From an optimization exercise on the open Yosys and OpenROAD flow, aimed at small area; shortcuts taken in it are not production practice. Only simulation tests tie the RTL to the original design; equivalence was not proved.

**Nets reached from selected ports**

The bar under the picture is 100 um long.
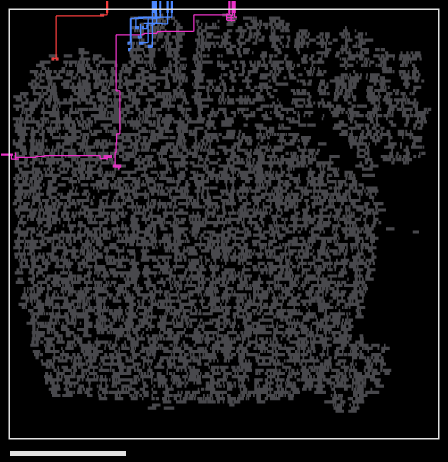
**The worst timing path**

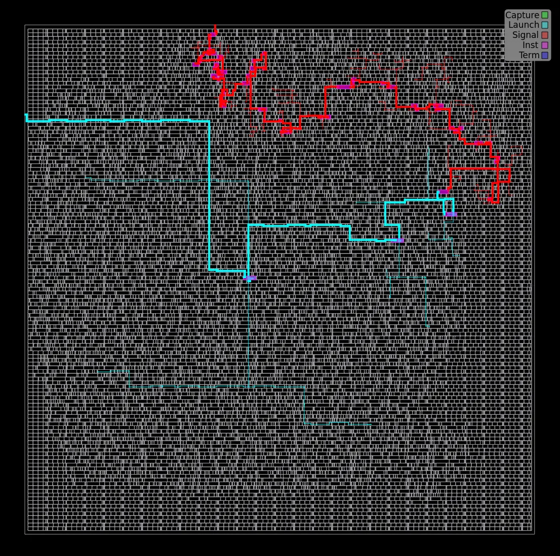
**Sequential cells colored by netlist name**

The bar under the picture is 100 um long. Other sequential cells in the stronger gray, the rest of the logic in the fainter gray.
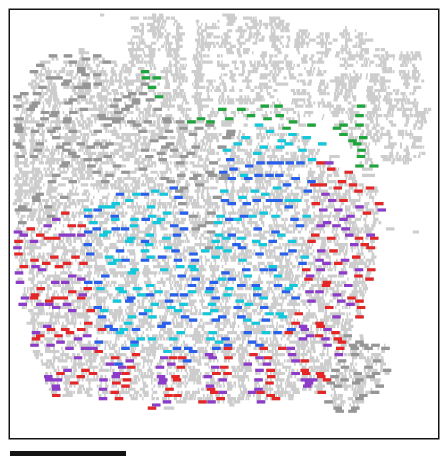
**Met2 routing**

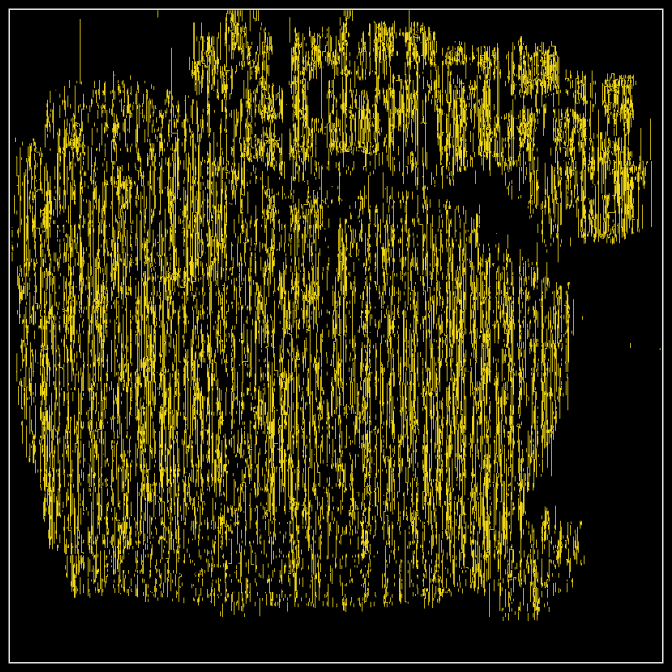
===== flow/run.sh =====
#!/bin/bash
# synth_recipe.tcl (not shown) runs the flow's synth.tcl, then flattens the netlist and writes it again
# the make line also repeats each setting of config.mk as NAME=value (left out here)
make -C /OpenROAD-flow-scripts/flow DESIGN_CONFIG=/design/flow/config.mk WORK_HOME=/design/flow/orfs CLKGATE_MAP_FILE= SYNTH_SCRIPT=/design/flow/synth_recipe.tcl finish

===== flow/config.mk =====
export PLATFORM = sky130hd
export DESIGN_NAME = final_project
export DESIGN_NICKNAME = final_project
export VERILOG_FILES = /design/flow/design.v
export SDC_FILE = /design/flow/constraint.sdc
export NUM_CORES = 4
export LEC_CHECK = 0
export CAP_MARGIN = 20
export CORE_MARGIN = 2
export CORE_UTILIZATION = 40
export SLEW_MARGIN = 20

===== flow/constraint.sdc =====
create_clock -name core_clock -period 25.0 [get_ports {clk}]
set_input_delay 5.0000 -clock core_clock [delete_from_list [all_inputs] [get_ports {clk}]]
set_output_delay 5.0000 -clock core_clock [all_outputs]
set_load 0.01 [all_outputs]

===== flow/design.v =====
module final_project (
	input reset,
	input turn_right,
	input clk,
	output HS,
	output VS,
	output reg[3:0] VGA_R,
	output reg[3:0] VGA_G,
	output reg[3:0] VGA_B,
	output [6:0] hex0,
	output [6:0] hex1
);
	wire[9:0] Hcnt;
	wire[9:0] Vcnt;
	localparam [9:0] head_left_init   = 10'd260;
	localparam [9:0] head_right_init  = 10'd280;
	localparam [9:0] head_top_init    = 10'd230;
	localparam [9:0] head_bottom_init = 10'd250;
	reg[9:0] head_left, head_right, head_top, head_bottom;
	reg[9:0] body_left[20], body_right[20], body_top[20], body_bottom[20];
	reg[9:0] food_left,food_right,food_top,food_bottom;
	reg[9:0] food_left_init, food_right_init, food_top_init, food_bottom_init;
	reg clk_25M;
	wire pix_en = ~clk_25M;
	always@(posedge clk)
	begin
		if (!reset)
			clk_25M <= 1'b0;
		else
			clk_25M <= ~clk_25M;
	end
	parameter COUNT_200ms = 1000;
	reg[31:0] counter_200ms;
	reg clk_200ms;
	wire tick = (counter_200ms == COUNT_200ms) && !clk_200ms;
	always@(posedge clk)
	begin
		if (!reset)
		begin
			counter_200ms <= 0;
			clk_200ms <= 1'b0;
		end
		else if (counter_200ms == COUNT_200ms)
		begin
			counter_200ms <= 0;
			clk_200ms <= ~clk_200ms;
		end
		else
		begin
			counter_200ms <= counter_200ms + 1;
		end
	end
	reg[2:0] move_direction;
	parameter left_distance = 10;
	reg[9:0] left_total;
	parameter right_distance = 10;
	reg[9:0] right_total;
	parameter down_distance = 10;
	reg[9:0] down_total;
	parameter up_distance = 10;
	reg[9:0] up_total;
	reg turn_q;
	always@(posedge clk)
	begin
		if (!reset)
		begin
			turn_q <= 1'b0;
			move_direction <= 3'd0;
		end
		else
		begin
			turn_q <= turn_right;
			if (turn_right && !turn_q)
			begin
				if (move_direction + 3'd1 == 3'd4)
					move_direction <= 3'd0;
				else
					move_direction <= move_direction + 3'd1;
			end
		end
	end
	always@(posedge clk)
	begin
		if (!reset)
		begin
			left_total <= 10'd0;
			right_total <= 10'd0;
			up_total <= 10'd0;
			down_total <= 10'd0;
		end
		else if (tick)
		begin
			if(move_direction == 0)
				left_total <= left_total + left_distance ;
			if(move_direction == 2)
				right_total <= right_total + right_distance ;
			if(move_direction == 3)
				up_total <= up_total + up_distance  ;
			if(move_direction == 1)
				down_total <= down_total + down_distance  ;
		end
	end
	reg[31:0] score;
	reg [3:0] body_num;
	integer temp1;
	always@(posedge clk) begin
		if(!reset) begin
			head_left <= head_left_init;
			head_right <= head_right_init;
			head_top <= head_top_init;
			head_bottom <= head_bottom_init;
			food_left <= 10'd220;
			food_right <= 10'd230;
			food_top <= 10'd90;
			food_bottom <= 10'd100;
			for( temp1 = 0 ; temp1 < 20 ; temp1 = temp1 + 1 ) begin
				body_left[temp1] <= 10'd0;
				body_right[temp1] <= 10'd0;
				body_top[temp1] <= 10'd0;
				body_bottom[temp1] <= 10'd0;
			end
		end
		else if (tick) begin
			for( temp1 = 0 ; temp1 < 19 ; temp1 = temp1 + 1 ) begin
				if (temp1 + 1 < body_num) begin
					body_left[temp1+1] <= body_left[temp1];
					body_right[temp1+1] <= body_right[temp1] ;
					body_bottom[temp1+1] <= body_bottom[temp1];
					body_top[temp1+1] <= body_top[temp1] ;
				end
			end
			if(body_num >= 1) begin
				body_left[0]  <=  head_left;
				body_right[0] <=  head_right;
				body_top[0]  <=  head_top;
				body_bottom[0]  <=  head_bottom;
			end
			head_left <= head_left_init - left_total+ right_total;
			head_right <= head_right_init - left_total + right_total;
			head_top <= head_top_init + up_total - down_total  ;
			head_bottom <= head_bottom_init  + up_total - down_total ;
			food_left <= food_left_init ;
			food_right <= food_right_init ;
			food_top <= food_top_init;
			food_bottom <= food_bottom_init;
		end
	end
	always@(posedge clk) begin
		if(!reset) begin
			body_num <= 4'd1;
			score <= 32'd0;
			food_left_init <= 10'd220;
			food_right_init <= 10'd230;
			food_top_init <= 10'd90;
			food_bottom_init <= 10'd100;
		end
		else if (tick) begin
			if(head_left <= food_left && head_top <= food_top  && head_right>=food_right && head_bottom >= food_bottom) begin
				score <= score + 1;
				food_left_init <= (food_left_init + 10'd180) % 10'd640;
				food_right_init <= (food_right_init + 10'd180) % 10'd640;
				food_top_init <= (food_top_init + 10'd80) % 10'd480;
				food_bottom_init <= (food_bottom_init + 10'd80) % 10'd480;
				body_num <= body_num+1;
			end
		end
	end
	vga_display screen(
	.clk(clk),
	.en(pix_en),
	.reset(reset),
	.Hcnt(Hcnt),
	.Vcnt(Vcnt),
	.hs(HS),
	.vs(VS)
	);
	out_port_seg scoreboard(
	.in(score),
	.out1(hex1),
	.out0(hex0)
	);
	reg finish;
	reg finish_next;
	reg [3:0] r_next, g_next, b_next;
	integer temp2;
	always@(*) begin
		finish_next = finish;
		r_next = VGA_R;
		g_next = VGA_G;
		b_next = VGA_B;
		if (finish == 0) begin
			if (Hcnt >= head_left && Hcnt < head_right
				&& Vcnt >= head_top && Vcnt < head_bottom) begin
				r_next = 4'd10;
				g_next = 4'd8;
				b_next = 4'd8;
			end
			else if (Hcnt >= food_left && Hcnt < food_right
				&& Vcnt >= food_top && Vcnt < food_bottom) begin
				r_next = 4'd10;
				g_next = 4'd7;
				b_next = 4'd7;
			end
			else begin
				r_next = 4'b0000;
				g_next = 4'b0000;
				b_next = 4'b0000;
				for( temp2 = 0 ; temp2 < 16 ; temp2 = temp2 + 1 ) begin
					if (temp2 < body_num) begin
						if( Hcnt >= body_left[temp2] && Hcnt <  body_right[temp2]
							&& Vcnt >= body_top[temp2] && Vcnt <  body_bottom[temp2]) begin
							r_next = 4'd7;
							g_next = 4'd7;
							b_next = 4'd7;
						end
						if(head_left == 0 || head_right == 640
							|| head_top == 0 || head_bottom == 480) begin
							finish_next = 1;
						end
					end
				end
			end
		end
		else begin
			r_next = 4'd15;
			g_next = 4'd15;
			b_next = 4'd15;
		end
	end
	always@(posedge clk) begin
		if(!reset) begin
			finish <= 1'b0;
			VGA_R <= 4'd0;
			VGA_G <= 4'd0;
			VGA_B <= 4'd0;
		end
		else if (pix_en) begin
			finish <= finish_next;
			VGA_R <= r_next;
			VGA_G <= g_next;
			VGA_B <= b_next;
		end
	end
endmodule
module out_port_seg(in,out1,out0);
	input [31:0] in;
	output [6:0] out1,out0;
	reg [3:0] num1,num0;
	sevenseg display_1( num1, out1 );
	sevenseg display_0( num0, out0 );
	always @ (in)
	begin
		num1 = ( in / 10 ) % 10;
		num0 = in % 10;
	end
endmodule
module sevenseg(data, ledsegments);
	input [3:0] data;
	output [6:0] ledsegments;
	reg [6:0] ledsegments;
	always @ (*)
		case(data)
			0: ledsegments = 7'b100_0000;
			1: ledsegments = 7'b111_1001;
			2: ledsegments = 7'b010_0100;
			3: ledsegments = 7'b011_0000;
			4: ledsegments = 7'b001_1001;
			5: ledsegments = 7'b001_0010;
			6: ledsegments = 7'b000_0010;
			7: ledsegments = 7'b111_1000;
			8: ledsegments = 7'b000_0000;
			9: ledsegments = 7'b001_0000;
			default: ledsegments = 7'b111_1111;
		endcase
endmodule
module vga_display(
	input clk,
	input en,
	input reset,
	output reg[9:0] Hcnt,
	output reg[9:0] Vcnt,
	output hs,
	output vs
);
	parameter integer visible_area_h = 640;
	parameter integer front_porch_h = 16;
	parameter integer sync_pulse_h = 96;
	parameter integer back_porch_h = 48;
	parameter integer whole_line_h = 800;
	parameter integer visible_area_v = 480;
	parameter integer front_porch_v = 10;
	parameter integer sync_pulse_v = 2;
	parameter integer back_porch_v = 33;
	parameter integer whole_line_v = 525;
	assign vs = ~(Vcnt >= visible_area_v + front_porch_v && Vcnt < visible_area_v + front_porch_v + sync_pulse_v);
	assign hs = ~(Hcnt >= visible_area_h + front_porch_h && Hcnt < visible_area_h + front_porch_h + sync_pulse_h);
	always@(posedge clk)
	begin
		if (!reset)
		begin
			Hcnt <= 0;
			Vcnt <= 0;
		end
		else if (en)
		begin
			if (Hcnt + 10'd1 == whole_line_h)
			begin
				Hcnt <= 0;
				if (Vcnt + 10'd1 == whole_line_v)
					Vcnt <= 0;
				else
					Vcnt <= Vcnt + 1;
			end
			else
				Hcnt <= Hcnt + 1;
		end
	end
endmodule

==> key figures <==
Run status
  – Status: no timing/DRC/antenna violations

Route
  – Routed Antenna Nets: 0
  – Met2 Wirelength: 63.4 mm
  – Routed length on met1: 65.4 mm

Yosys
  – Post-synthesis register bit count: 736
  – Asr flop ratio synth: 0%
  – Synth warnings: 8
  – Synth Instances: 6,989
  – Most frequent cell after synthesis: nand2_1
  – Syn avg cell area: 7.67 um2
  – Dominant synthesized flop cell: dfxtp_1
  – Yosys cell types: 125

Setup path
  – Max incr delay on CP: 0.93 ns
  – Reg2Reg Capture Point: score[31]
  – CP endpoint kind: output pin
  – WP buf/inv: 4

Layout
  – Most common cell after layout, fill and taps aside: nand2_1
  – Non-clock buffer share: 1.53%
  – Clock-cell share: 4.88%
  – Layout cell share with drive strength beyond 1: 5.14%
  – Most frequent cells in the layout: nand2_1, dfxtp_1, inv_1, ha_1, a21boi_0
  – Biggest register: body_bottom
  – CLK BUF: 122
  – Finished Cell Area: 58,200 um2

Timing
  – Clk_skew: 0.0307 ns
  – RSZ-0062 raised after global routing: false
  – WHS: 0.458 ns
  – Fin crit share: 88.6%
  – Setup TNS: 0 ns

Floorplan
  – Core ar.: 133,000 um2
  – Initial Util: 40.2%
  – N_taps: 1,768
  – Row cnt: 134
  – Die X: 370 um

Global route
  – Antenna violations before repair: 1
  – Met3 Use GR: 2.19%

CTS
  – Clock slew at reported path FFs: 0.06 ns
  – H-tree levels: 3
  – CTS tree: yes

Placement
  – GPL Wtd Cong: 0.834
  – Cells after DPL: 8,511

Hold path
  – Hold crit path type: register to register
Notes on 'nets reached from selected ports' above:
hex0 -> blue  # bits 7, direction output, edge north, end cells 7, buffers 7, wire 292 um
VGA_B -> magenta  # bits 4, direction output, edge 3 north, 1 west, end cells 2, buffers 4, wire 396 um
turn_right -> red  # bits 1, direction input, edge north, end cells 2, buffers 1, wire 91.1 um
port buffer count: 30
IO Count: 31

Notes on 'the worst timing path' above:
Tmin final: 22.14 ns
utilization after layout: 43.7%

Notes on 'sequential cells colored by netlist name' above:
score -> green  # placed flops 32
body_right -> blue  # placed flops 124
body_left -> cyan  # placed flops 131
body_bottom -> red  # placed flops 133
body_top -> purple  # placed flops 122
Sequential Area: 14,800 um2
sequential cell area share: 25.3%

Notes on 'met2 routing' above:
share of all routed wire = 47%
wire length on this layer = 63.4 mm
longest straight run = 98.9 um
Routed Wire Length: 135 mm
routing usage on met2: 33.4%
vias: 45,900

afterwards: timing with drivers on the ports:
The flow's constraints put no driver on any port. The routed layout listed below was extracted and timed again, unchanged, in two steps. Step 1 assumes that a clkbuf_16 drives the clock port and a buf_2 every other input. Step 2 adds t to the input delays and takes it off the output delays; t is the mean of the earliest and latest rising clock arrival at the registers after step 1. Input paths then give back, and output paths get back, about the clock's delay inside the block. Slacks: no drivers / after step 1 / after step 2; pairs: no drivers / after step 1.
t, ns: 0.725
setup slack, ns: 2.859 / 2.789 / 3.514
latest minus earliest clock arrival (ns): 0.032 / 0.032
slew at the worst register clock pin (ns): 0.06 / 0.06
After both steps setup and hold are still met in this run. For this run, drivers alone change the setup slack by -0.070 ns; drivers and shift together by +0.655 ns.
